This design comes from an exercise in tuning for small area and a short achievable clock period on the open sky130 flow, not from production work.
The RTL was checked by simulation tests, not by an equivalence proof against the original design.
Some runs may be left out. An edit can pass the tests and still lose a function that they never use.

**Run 1: the routed nets**

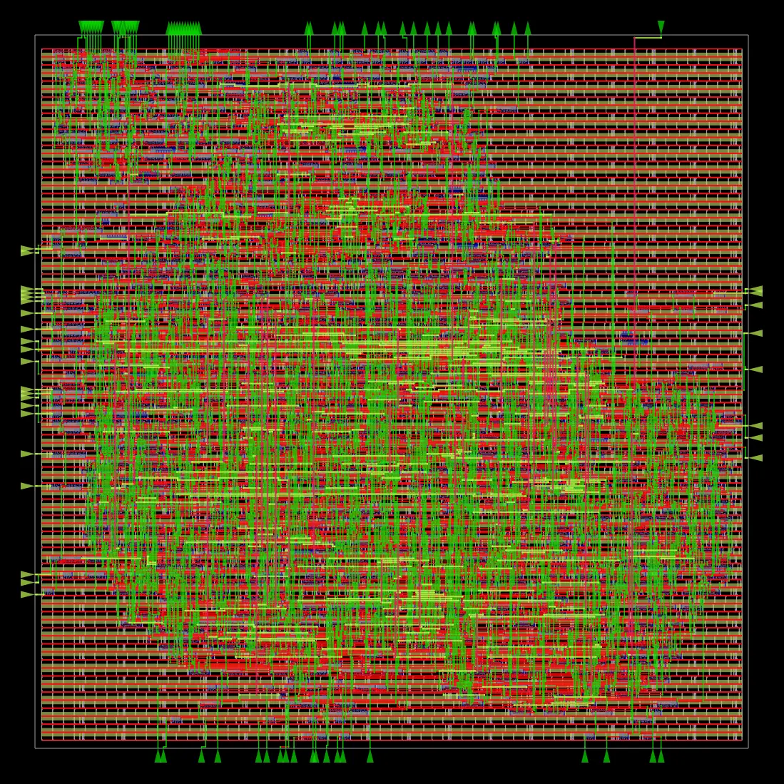
**Run 1: gate families picked out**

(2 px per um)
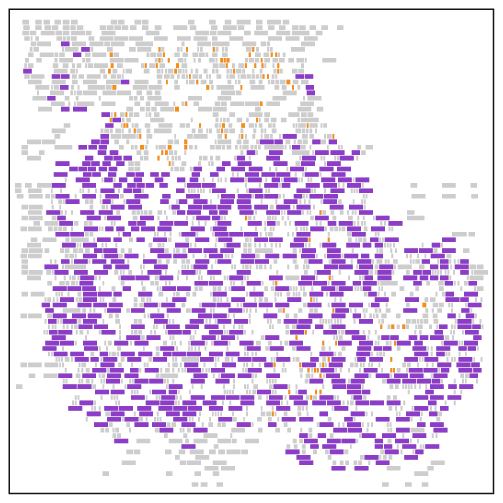
**Run 1: routed metal per tile**

(1.5 px per um) 24 x 24 tiles, from dark blue (low) to red (high), scaled to the fullest tile. Values are wire area over tile area, all layers added.
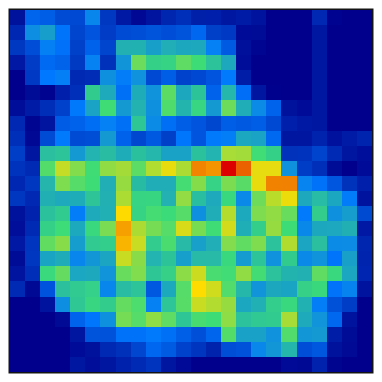
## run.sh

```bash
#!/bin/bash
# synth_recipe.tcl (not shown) runs the flow's synth.tcl, then flattens the netlist and writes it again
# the make line also repeats each setting of config.mk as NAME=value (left out here)
make -C /OpenROAD-flow-scripts/flow DESIGN_CONFIG=/design/flow/config.mk WORK_HOME=/design/flow/orfs CLKGATE_MAP_FILE= SYNTH_SCRIPT=/design/flow/synth_recipe.tcl finish
```

## config.mk

```make
export PLATFORM = sky130hd
export DESIGN_NAME = float_mul
export DESIGN_NICKNAME = float_mul
export VERILOG_FILES = /design/flow/design.v
export SDC_FILE = /design/flow/constraint.sdc
export NUM_CORES = 4
export LEC_CHECK = 0
export CAP_MARGIN = 20
export CORE_MARGIN = 2
export CORE_UTILIZATION = 40
export SLEW_MARGIN = 20
```

## constraint.sdc

```tcl
create_clock -name core_clock -period 8.5 [get_ports {clk}]
set_input_delay 1.7000 -clock core_clock [delete_from_list [all_inputs] [get_ports {clk}]]
set_output_delay 1.7000 -clock core_clock [all_outputs]
set_load 0.01 [all_outputs]
```

## design.v

```verilog
module float_mul(
	input wire clk,
	input wire [31:0] v1,
	input wire [31:0] v2,
	output wire [31:0] vres
);
	assign vres = res;
	reg [7:0] v1e;
	reg [7:0] v2e;
	reg [23:0] v1v;
	reg [23:0] v2v;
	reg v1o;
	reg v2o;
	reg [7:0] re;
	reg [47:0] rv;
	reg ro;
	reg [31:0] res;
	always @(posedge clk) begin
		v1e <= (v1[30:23] - 8'h7F);
		v2e <= (v2[30:23] - 8'h7F);
		v1v <= {1'b1, v1[22:0]};
		v2v <= {1'b1, v2[22:0]};
		v1o <= v1[31];
		v2o <= v2[31];
		re <= v1e + v2e;
		rv <= v1v * v2v;
		ro <= v1o ^ v2o;
		if (rv[47]) begin
			res <= {ro, re + 8'h80, rv[46:24] + {22'b0, rv[23]}};
		end else begin
			res <= {ro, re + 8'h7F, rv[45:23] + {22'b0, rv[22]}};
		end
	end
endmodule
```

==> results by group, run 1 <==
Synthesis
  – Most numerous cell in the Yosys netlist: inv_1
  – Syn Nets: 3193
  – Primary FF master, synth: dfxtp_1
  – Syn avg cell area: 9.15 um2
  – Seq cells post-synth: 131
  – Ys async rst share: 0%
  – Most area-consuming cells after synthesis: fa_1, dfxtp_1, ha_1
  – Syn Std Cell Area: 22500 um2
  – Distinct cells, synth: 52
  – Synth warnings: 1

Route
  – First drt pass iteration count: 5
  – Remaining DRCs: 0
  – Via density: 5.01
  – Wire per inst: 19.2 um
  – Post-route ant nets: 0
  – Initial DRC Count: 928

Floorplan
  – Chip width: 241 um
  – Core Footprint: 55400 um2
  – Die Ht: 241 um
  – Starting density of the core: 40.7%

Placed design
  – Dpl hpwl: 50.9 mm
  – GPL Wtd Cong: 0.919
  – Port Buffers: 96
  – Pre-CTS setup slack: 0.938 ns

Job
  – Number of max-cap violations: 0

Global route
  – Largest net degree at the start of global routing: 54
  – Overall Global Routing Usage: 23.3%
  – First-pass GRT wire length: 102 mm
  – Vias in the first global route: 18500

Clock network
  – CTS tree: done
  – Post-CTS setup buffer count: 0
  – Clk sinks: 131
  – Max Root-Sink Buffers: 2
  – Root buffer cell: clkbuf_16
  – Clock slew at reported path FFs: 0.09 ns
  – H-tree depth: 4
  – Clock latency on the worst-skew pair: 0.49 ns
  – Num CTS Buffers: 17

Worst setup path
  – R2R Path Start: v2v[8]
  – R2r setup slk: 0.90 ns
  – Crit path capture type: flop
  – Critical-path cell list: clkinv_1, nor2_1, fa_1, fa_1, inv_1, fa_1, inv_1, fa_1, fa_1, fa_1, fa_1, ha_1, a21oi_1, o211ai_1, a311oi_1, o221ai_1, a31oi_1, o21ai_0, a21oi_1, o21ai_0, xor2_1
  – Slowest Stage Delay on Critical Path: 0.76 ns
  – Worst path slowest cell: dfxtp_1
  – Worst Reg-to-Reg Cells: 21
  – CP most frequent cell: fa_1

STA
  – Worst-margin pin slew: 1.18 ns
  – Max Slew Vio Count: 0
  – Relative slew slack: 21.5%
  – Fmax: 0.132 GHz
  – Crit share post-route: 89.4%

Worst hold path
  – Hold Path Stages: 0
  – Hold_sp: ro
  – Worst hold path class: reg2reg

Finish
  – P&R area growth vs syn: 10.6%
  – Share of cells above drive strength 1: 3.61%
  – N_diodes: 0
  – Final #Nets: 3241

Outcome
  – Status: no timing/DRC/antenna violations
Back to the opening pictures, 'the routed nets':
Routed WL: 62.7 mm
WL met2: 30.4 mm

Back to the opening pictures, 'gate families picked out':
fa/ha/maj cells: marked purple, cells 665, most used fa_1. nor cells: marked orange, cells 99, most used nor2_1.

Back to the opening pictures, 'routed metal per tile':
The densest ninth of the die: centre. The mean over all tiles is 0.17. The emptiest ninth of the die: north-east. 15% of the tiles are nearly empty.

[run 1: registers in the layout, summed over array words and instances, names as in the netlist]
register  flops
ro            1
v2o           1
v1e           8
v2v          23
v1v          23
v2e           8
rv           26
re            8
v1o           1
res          32
[run 1: cells by family (layout without fill, tap and decap cells)]
family | count (synthesis) | after routing | synth area share, %
AND/OR/NAND/NOR | 724 | 724 | 15.6
adder cells (fa/ha/maj) | 665 | 665 | 53.0
flip-flops | 131 | 131 | 11.6
buffers and inverters | 692 | 752 | 11.5
multiplexers | 3 | 3 | 0.144
XOR/XNOR | 94 | 94 | 3.65
AO/OA/AOI/OAI | 154 | 154 | 4.49
[run 1: routing by layer]
layer | part of all wire (%) | GRT usage (%)
met4 | 3.3 | 8.62
met3 | 6.7 | 4.20
met5 | 0 | 0
met1 | 41 | 29.9
met2 | 48 | 39.4
[run 1: cells in the final DEF (no fill, tap or decap), types with 3 or more instances in the layout]
master,n
clkbuf_16,17
dfxtp_1,129
o21bai_1,9
and2_1,241
nor3_1,15
nand2_1,322
nand4_1,13
and4_1,4
nand3_1,23
xnor2_1,55
a311oi_1,3
inv_1,577
a21oi_1,54
o211ai_1,4
and3_1,12
clkdlybuf4s50_1,96
fa_1,482
o21a_1,7
ha_1,183
xor2_1,39
a31oi_1,6
nor2_1,77
buf_4,46
a21o_1,27
nor4_1,5
inv_6,6
o21ai_0,25
[run 1: through the flow]
step	std cells	cell area, um2	util, %
final	3271	24900	45.0
after floorplan	2463	22500	-
after global placement	3240	24400	43.9
after detailed placement	3240	24400	43.9
after CTS	3271	24900	45.0
after global routing	3271	24900	45.0
[run 1: how the worst max path moves through the flow]
stage,from,end,depth (start not counted)
2_1_floorplan,v1v[21],rv[44],24
3_5_place_dp,v2v[8],rv[38],21
4_1_cts,v2v[8],rv[38],21
5_1_grt,v2v[8],rv[38],21
6_report,v2v[8],rv[38],21
3_3_place_gp,v2v[4],rv[38],22
[run 1: critical path: cells and delay by family (launching register included)]
family | cells | cell delay (ns)
and+or+nand+nor | 1 | 0.26
AOI/OAI and AO/OA | 8 | 2.01
DFF | 1 | 0.76
xor gates and xnor gates | 1 | 0.16
adders and majority gates | 8 | 3.71
buffers and inverters | 3 | 0.57
[run 1: area by class of cell]
class | count | area [um2]
Clock buffer | 17 | 425
Timing Repair Buffer | 142 | 1310
Inverter | 579 | 2170
Sequential cell | 131 | 2630
Fill cell | 5401 | 30500
Multi-Input combinational cell | 1640 | 17300
Clock inverter | 14 | 148
Tap cell | 748 | 936
**Run 1: routed metal, one colour a layer**

(2 px per um) Only two layers are drawn.
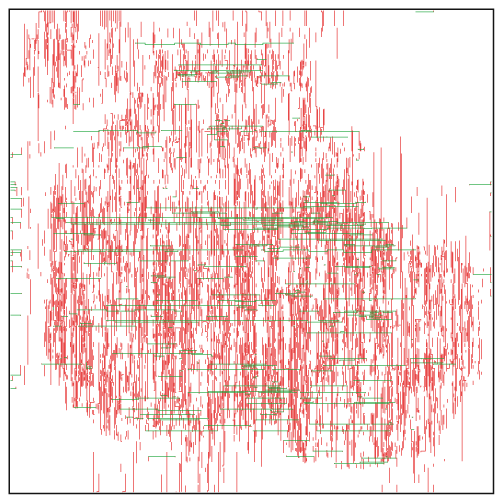

--- run 2: outline of the changes from run 1 ---
design.v: 34 -> 2663 lines; modules unchanged: 0
  float_mul: edited, 34 -> 2629 lines
  fa: new, 4 lines
  g_and2: new, 3 lines
  g_aoi21: new, 3 lines
  g_inv: new, 3 lines
  g_mux2: new, 3 lines
  g_nand2: new, 3 lines
  g_nor2: new, 3 lines
  g_oai21: new, 3 lines
  g_or2: new, 3 lines
  g_xnor2: new, 3 lines
  g_xor2: new, 3 lines
==> module g_aoi21 as of run 2 <==
module g_aoi21(input wire a, b, c, output wire y);
	assign y = ~((a & b) | c);
endmodule
==> module g_nor2 as of run 2 <==
module g_nor2(input wire a, b, output wire y);
	assign y = ~(a | b);
endmodule
==> module fa as of run 2 <==
module fa(input wire a, input wire b, input wire c, output wire s, output wire co);
	assign s = a ^ b ^ c;
	assign co = (a & b) | (a & c) | (b & c);
endmodule
==> module g_nand2 as of run 2 <==
module g_nand2(input wire a, b, output wire y);
	assign y = ~(a & b);
endmodule
==> module g_or2 as of run 2 <==
module g_or2(input wire a, b, output wire y);
	assign y = a | b;
endmodule
==> module g_oai21 as of run 2 <==
module g_oai21(input wire a, b, c, output wire y);
	assign y = ~((a | b) & c);
endmodule
==> module g_inv as of run 2 <==
module g_inv(input wire a, output wire y);
	assign y = ~a;
endmodule
==> module g_xor2 as of run 2 <==
module g_xor2(input wire a, b, output wire y);
	assign y = a ^ b;
endmodule
==> module g_mux2 as of run 2 <==
module g_mux2(input wire a, b, s, output wire y);
	assign y = s ? b : a;
endmodule
==> module g_xnor2 as of run 2 <==
module g_xnor2(input wire a, b, output wire y);
	assign y = ~(a ^ b);
endmodule
==> module g_and2 as of run 2 <==
module g_and2(input wire a, b, output wire y);
	assign y = a & b;
endmodule
--- a/config.mk
+++ b/config.mk
@@ -6,6 +6,10 @@
 export NUM_CORES = 4
 export LEC_CHECK = 0
+export ABC_CLOCK_PERIOD_IN_PS = 1500
 export CAP_MARGIN = 20
 export CORE_MARGIN = 2
-export CORE_UTILIZATION = 40
+export CORE_UTILIZATION = 60
+export SETUP_SLACK_MARGIN = 5
 export SLEW_MARGIN = 20
+export SYNTH_HIERARCHICAL = 1
+export SYNTH_MINIMUM_KEEP_SIZE = 0
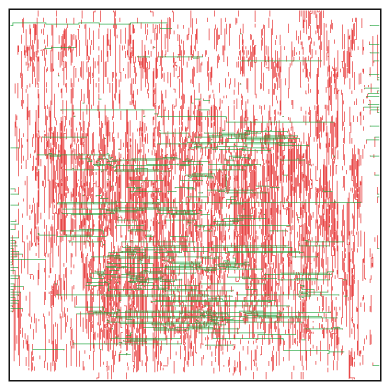
**Above:** run 2 (routed metal, one colour a layer).
(2 px per um) Only two layers are drawn.
M3: marked green, wire length 4900 um. M2: marked red, wire length 23.8 mm.

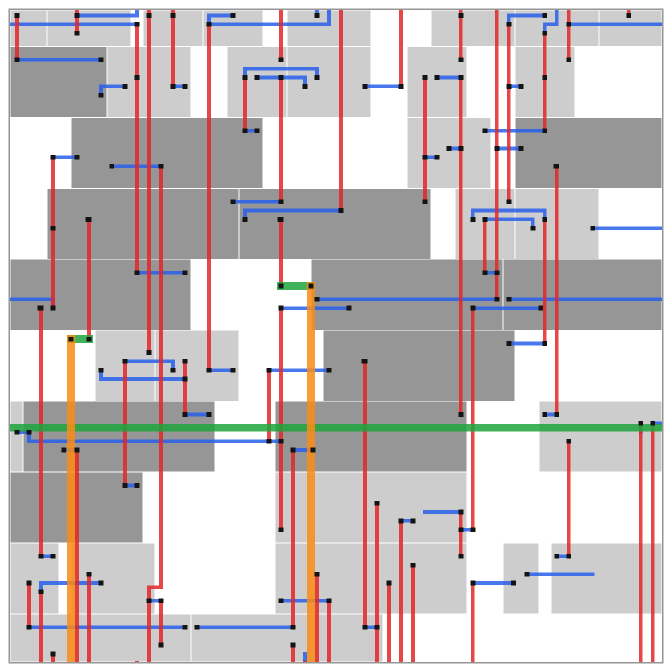
**Above:** run 2 (zoomed window).
Window x 34 to 59, y 126 to 151 um. Cells in grey, sequential cells in the stronger grey; small squares are vias.
M2: marked red. M3: marked green. M4: marked orange. M1: marked blue.
Netlist names of flops here include r2 (12). Sequential cells in the window: 12. 38 logic cells have their middle in the window. Most frequent: dfxtp_1 (12), and2_1 (8), xor2_1 (8).

==> run 2 against run 1 <==
  * Final cell count shrank 29%
  * Cell area down 9.9%
  * Clock skew fell by 0.0099 ns
  * Routed wire length decreased by 20%
  * Synthesized cell count decreased by 27%
  * Core utilization increased by 24 points
  * Critical path depth is 13 lower
  * First-iteration DRC count up 36%
  * Still clean
  * Largest cell class unchanged
  * Die area decreased by 41%
==> results by group, run 2 <==
Synthesis
  – Distinct cells, synth: 29 (was 52)
  – Post-synthesis mux area share: 6.76% (was 0.144%)
  – Most numerous cell in the Yosys netlist: xnor2_1 (was inv_1)
  – Xor/xnor cell area share of the yosys netlist: 18.1% (was 3.65%)
  – Largest family of logic cells by synthesized area: adder cells (unchanged)
  – Area leader, netlist: fa_1 (unchanged)
  – Ys async rst share: 0% (unchanged)
  – Syn avg cell area: 10.9 um2 (was 9.15 um2)
  – Primary FF master, synth: dfxtp_1 (unchanged)
  – List of most frequent post-synthesis cells: xnor2_1, a22oi_1, fa_1 (was inv_1, fa_1, nand2_1)
  – Most area-consuming cells after synthesis: fa_1, dfxtp_1, xnor2_1 (was fa_1, dfxtp_1, ha_1)
  – Syn Std Cell Area: 19600 um2 (was 22500 um2)
  – Gate Count Post-Synth: 1809 (was 2463)
  – Synth top area share: 26.0% (was 42.8%)
  – Post-synthesis compound-gate area fraction: 13.2% (was 4.49%)
  – Post-synthesis adder-cell area fraction: 30.8% (was 53.0%)
  – Post-synthesis simple-gate area fraction: 4.82% (was 15.6%)
  – Syn Nets: 2204 (was 3193)
  – Seq cells post-synth: 203 (was 131)
  – Synth warnings: 7 (was 1)

Finish
  – Max reg flops: 95 (was 32)
  – N_diodes: 0 (unchanged)
  – Reg with most FFs: r2 (was res)
  – Non-filler instance count after layout: 2325 (was 3271)
  – Reg area: 4080 um2 (was 2630 um2)
  – Top Registers: r2 (95), res (32), ma (23) (was res (32), rv (26))
  – P&R area growth vs syn: 14.4% (was 10.6%)
  – Post-route cell area: 22500 um2 (was 24900 um2)
  – Area of the multi-input gates: 14600 um2 (was 17300 um2)
  – Share of cells above drive strength 1: 14.1% (was 3.61%)
  – Final core utilization: 69.4% (was 45.0%)
  – Final #Nets: 2260 (was 3241)
  – Most common cell after layout, fill and taps aside: xnor2_1 (was inv_1)
  – # fillers: 2524 (was 5401)
  – Most frequent cells in the layout: xnor2_1, a22oi_1, fa_1 (was inv_1, fa_1, nand2_1)

Floorplan
  – Cell Rows: 66 (was 86)
  – Chip width: 185 um (was 241 um)
  – Die area: 34200 um2 (was 58200 um2)
  – I/O pin cnt: 97 (unchanged)
  – Core Footprint: 32400 um2 (was 55400 um2)
  – Starting density of the core: 60.7% (was 40.7%)
  – Die Ht: 185 um (was 241 um)

STA
  – Setup violators final: 0 (unchanged)
  – RSZ-0062 raised after global routing: yes (was no)
  – Setup TNS: 0 ns (unchanged)
  – Worst Skew: 0.0116 ns (was 0.0216 ns)
  – Crit share post-route: 41.0% (was 89.4%)
  – Max Slew Vio Count: 0 (unchanged)
  – Fmax: 0.287 GHz (was 0.132 GHz)
  – Relative slew slack: 59.5% (was 21.5%)
  – Worst-margin pin slew: 0.608 ns (was 1.18 ns)

Clock network
  – Clock latency on the worst-skew pair: 0.54 ns (was 0.49 ns)
  – Clk sinks: 203 (was 131)
  – CTS Hold Bufs: 0 (unchanged)
  – Clock slew at reported path FFs: 0.06 ns (was 0.09 ns)
  – Max Root-Sink Buffers: 3 (was 2)
  – Root buffer cell: clkbuf_16 (unchanged)
  – H-tree depth: 1 (was 4)
  – CTS tree: done (unchanged)
  – Post-CTS setup buffer count: 0 (unchanged)
  – Num CTS Buffers: 25 (was 17)

Global route
  – Overall Global Routing Usage: 29.9% (was 23.3%)
  – Total gr overflow: 0 (unchanged)
  – Vias in the first global route: 14800 (was 18500)
  – First-pass GRT wire length: 79.2 mm (was 102 mm)
  – Largest net degree at the start of global routing: 32 (was 54)
  – Initial antenna violation count: 0 (was 2)

Worst hold path
  – Hold Path Stages: 0 (unchanged)
  – Worst hold path class: reg2reg (unchanged)
  – Hold_sp: s1 (was ro)

Placed design
  – Placed cell count: 2274 (was 3240)
  – GPL Wtd Cong: 0.854 (was 0.919)
  – Pre-CTS setup slack: 4.55 ns (was 0.938 ns)
  – Placed Area: 20900 um2 (was 24400 um2)
  – Port Buffers: 96 (unchanged)
  – Dpl hpwl: 32.3 mm (was 50.9 mm)

Worst setup path
  – Crit path capture type: flop (unchanged)
  – R2r setup slk: 5.02 ns (was 0.90 ns)
  – CP Data Required Time: 8.91 ns (was 8.86 ns)
  – Critical Path Start Type: flop (unchanged)
  – Worst r2r dst: r2[50] (was rv[38])
  – Worst Reg-to-Reg Cells: 8 (was 21)
  – R2R Path Start: bone[1] (was v2v[8])
  – Critical-path maximum fanout: 24 (was 16)

Route
  – Post-route ant nets: 0 (unchanged)
  – DR vias: 14000 (was 16400)
  – Remaining DRCs: 0 (unchanged)
  – Wire per inst: 21.7 um (was 19.2 um)
  – Via density: 6.03 (was 5.01)
  – First drt pass iteration count: 6 (was 5)
  – Routed WL: 50.4 mm (was 62.7 mm)
  – Initial DRC Count: 1260 (was 928)

Job
  – Number of max-cap violations: 0 (unchanged)

Outcome
  – Status: no timing/DRC/antenna violations (unchanged)
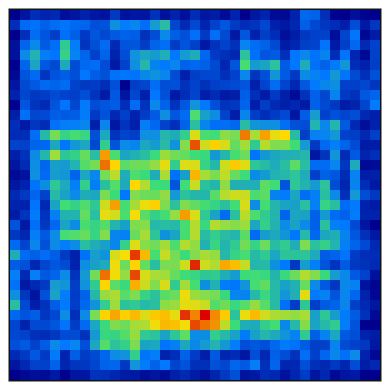
**Above:** run 2 (routed metal per tile).
(2 px per um) 37 x 37 tiles, from dark blue (low) to red (high), scaled to the fullest tile. Values are wire area over tile area, all layers added.
The fullest tile reaches 0.84. The mean over all tiles is 0.25. The densest ninth of the die: centre. 18% of the tiles are over half the peak.

run 2: cell count changes after synthesis, sizes merged, moves of 89 or more:
| cell | previous run | this run |
|---|---|---|
| a22oi | 0 | 262 |
| and2 | 241 | 72 |
| buf | 1 | 125 |
| clkbuf | 112 | 4 |
| fa | 482 | 255 |
| ha | 183 | 75 |
| inv | 577 | 108 |
| mux2 | 2 | 91 |
| nand2 | 322 | 69 |
| xnor2 | 55 | 285 |
run 2: Yosys stat by module, one instance, submodules excluded:
| module | copies in the design | flops+latches | area, um2 | cells |
|---|---|---|---|---|
| g_and2 | 72 | 0 | 6.26 | 1 |
| g_aoi21 | 43 | 0 | 8.76 | 1 |
| g_nand2 | 54 | 0 | 3.75 | 1 |
| g_nor2 | 23 | 0 | 3.75 | 1 |
| float_mul | 1 | 203 | 10900 | 1097 |
| g_xor2 | 106 | 0 | 8.76 | 1 |
| g_or2 | 15 | 0 | 6.26 | 1 |
| fa | 254 | 0 | 20.0 | 1 |
| g_mux2 | 81 | 0 | 15.0 | 1 |
| g_inv | 27 | 0 | 3.75 | 1 |
| g_xnor2 | 12 | 0 | 8.76 | 1 |
| g_oai21 | 25 | 0 | 5.00 | 1 |
run 2: how the worst max path moves through the flow:
stage,startpoint,end,slack (ns),depth (start not counted)
2_1_floorplan,bneg[7],r2[56],5.16,10
3_3_place_gp,v1[24],e1[7],4.67,8
3_5_place_dp,r2[51],res[29],4.55,11
4_1_cts,bone[8],r2[52],5.01,8
5_1_grt,bone[8],r2[56],4.98,10
6_report,bone[1],r2[50],5.02,8
run 2: layout make-up:
type                    count  share of cell area (%)
clock buffers              30                    3.00
well taps                 442                    2.46
multi-input cells        1369                    64.9
clock inverters            15                   0.835
flip-flops and latches    203                    18.2
repair buffers            158                    8.79
inverters                 108                    1.80
run 2: repair_timing:
item                       CTS  global route
cloned                       0             6
setup endpoints to repair   42            56
pin swaps                    0            11
gates resized for setup     33           110
run 2: critical path, stage by stage (launching register included):
cell	delay, ns
dfxtp_1	0.37
buf_12	0.21
a22oi_1	0.10
xnor2_1	0.29
fa_1	0.49
fa_1	0.49
fa_1	0.43
fa_1	0.55
fa_1	0.41
run 2: layer usage:
metal | track usage (%) | routed length (um) | part of all wire [%] | vias to the layer above
met5 | 0 | 0 | 0 | -
met4 | 11.4 | 1780 | 3.5 | 0
met3 | 7.27 | 4900 | 9.7 | 142
met2 | 49.5 | 23800 | 47 | 752
met1 | 38.1 | 19900 | 39 | 6993
li1 | - | - | - | 6126
run 2: stage by stage:
step                hold slack [ns]
global route                  0.329
detailed placement            0.312
floorplan                     0.310
global placement              0.311
finish                        0.326
CTS                           0.326
run 2: logic make-up (layout without fill, tap and decap cells):
| family | Yosys count | in the layout |
|---|---|---|
| buffers and inverters | 237 | 311 |
| AND/OR/NAND/NOR | 189 | 189 |
| AO/OA/AOI/OAI | 352 | 352 |
| adder cells (fa/ha/maj) | 330 | 330 |
| multiplexers | 91 | 91 |
| flip-flops | 203 | 203 |
| XOR/XNOR | 407 | 407 |

-- static timing again, ports no longer ideal --
Ports are ideal in the flow. The routed layouts listed here were re-timed in OpenROAD.
Step 1 (the two cells are an assumption about what drives the block):
set clk [get_ports {clk}]
set_driving_cell -lib_cell sky130_fd_sc_hd__clkbuf_16 $clk
set_driving_cell -lib_cell sky130_fd_sc_hd__buf_2 [delete_from_list [all_inputs] $clk]
Step 2 also shifts input and output timing later by t, the mid clock arrival at the registers, as if the neighbouring blocks saw the same clock.
a / b / c = ideal / step 1 / step 2; a / b = the first two.
run | shift t [ns] | setup slack, ns | hold WS [ns] | slew at the worst register clock pin (ns) | worst data-port slew with drivers (ns)
run 1 | 0.535 | 0.897 / 0.897 / 0.897 | 0.329 / 0.329 / 0.329 | 0.09 / 0.09 | 0.05
run 2 | 0.589 | 5.015 / 5.015 / 4.619 | 0.326 / 0.326 / 0.326 | 0.06 / 0.06 | 0.06
After both steps every run listed still meets setup and hold. The setup slack of run 2, which loses most, moves by 0.000 ns with the drivers and by -0.396 ns with both steps.
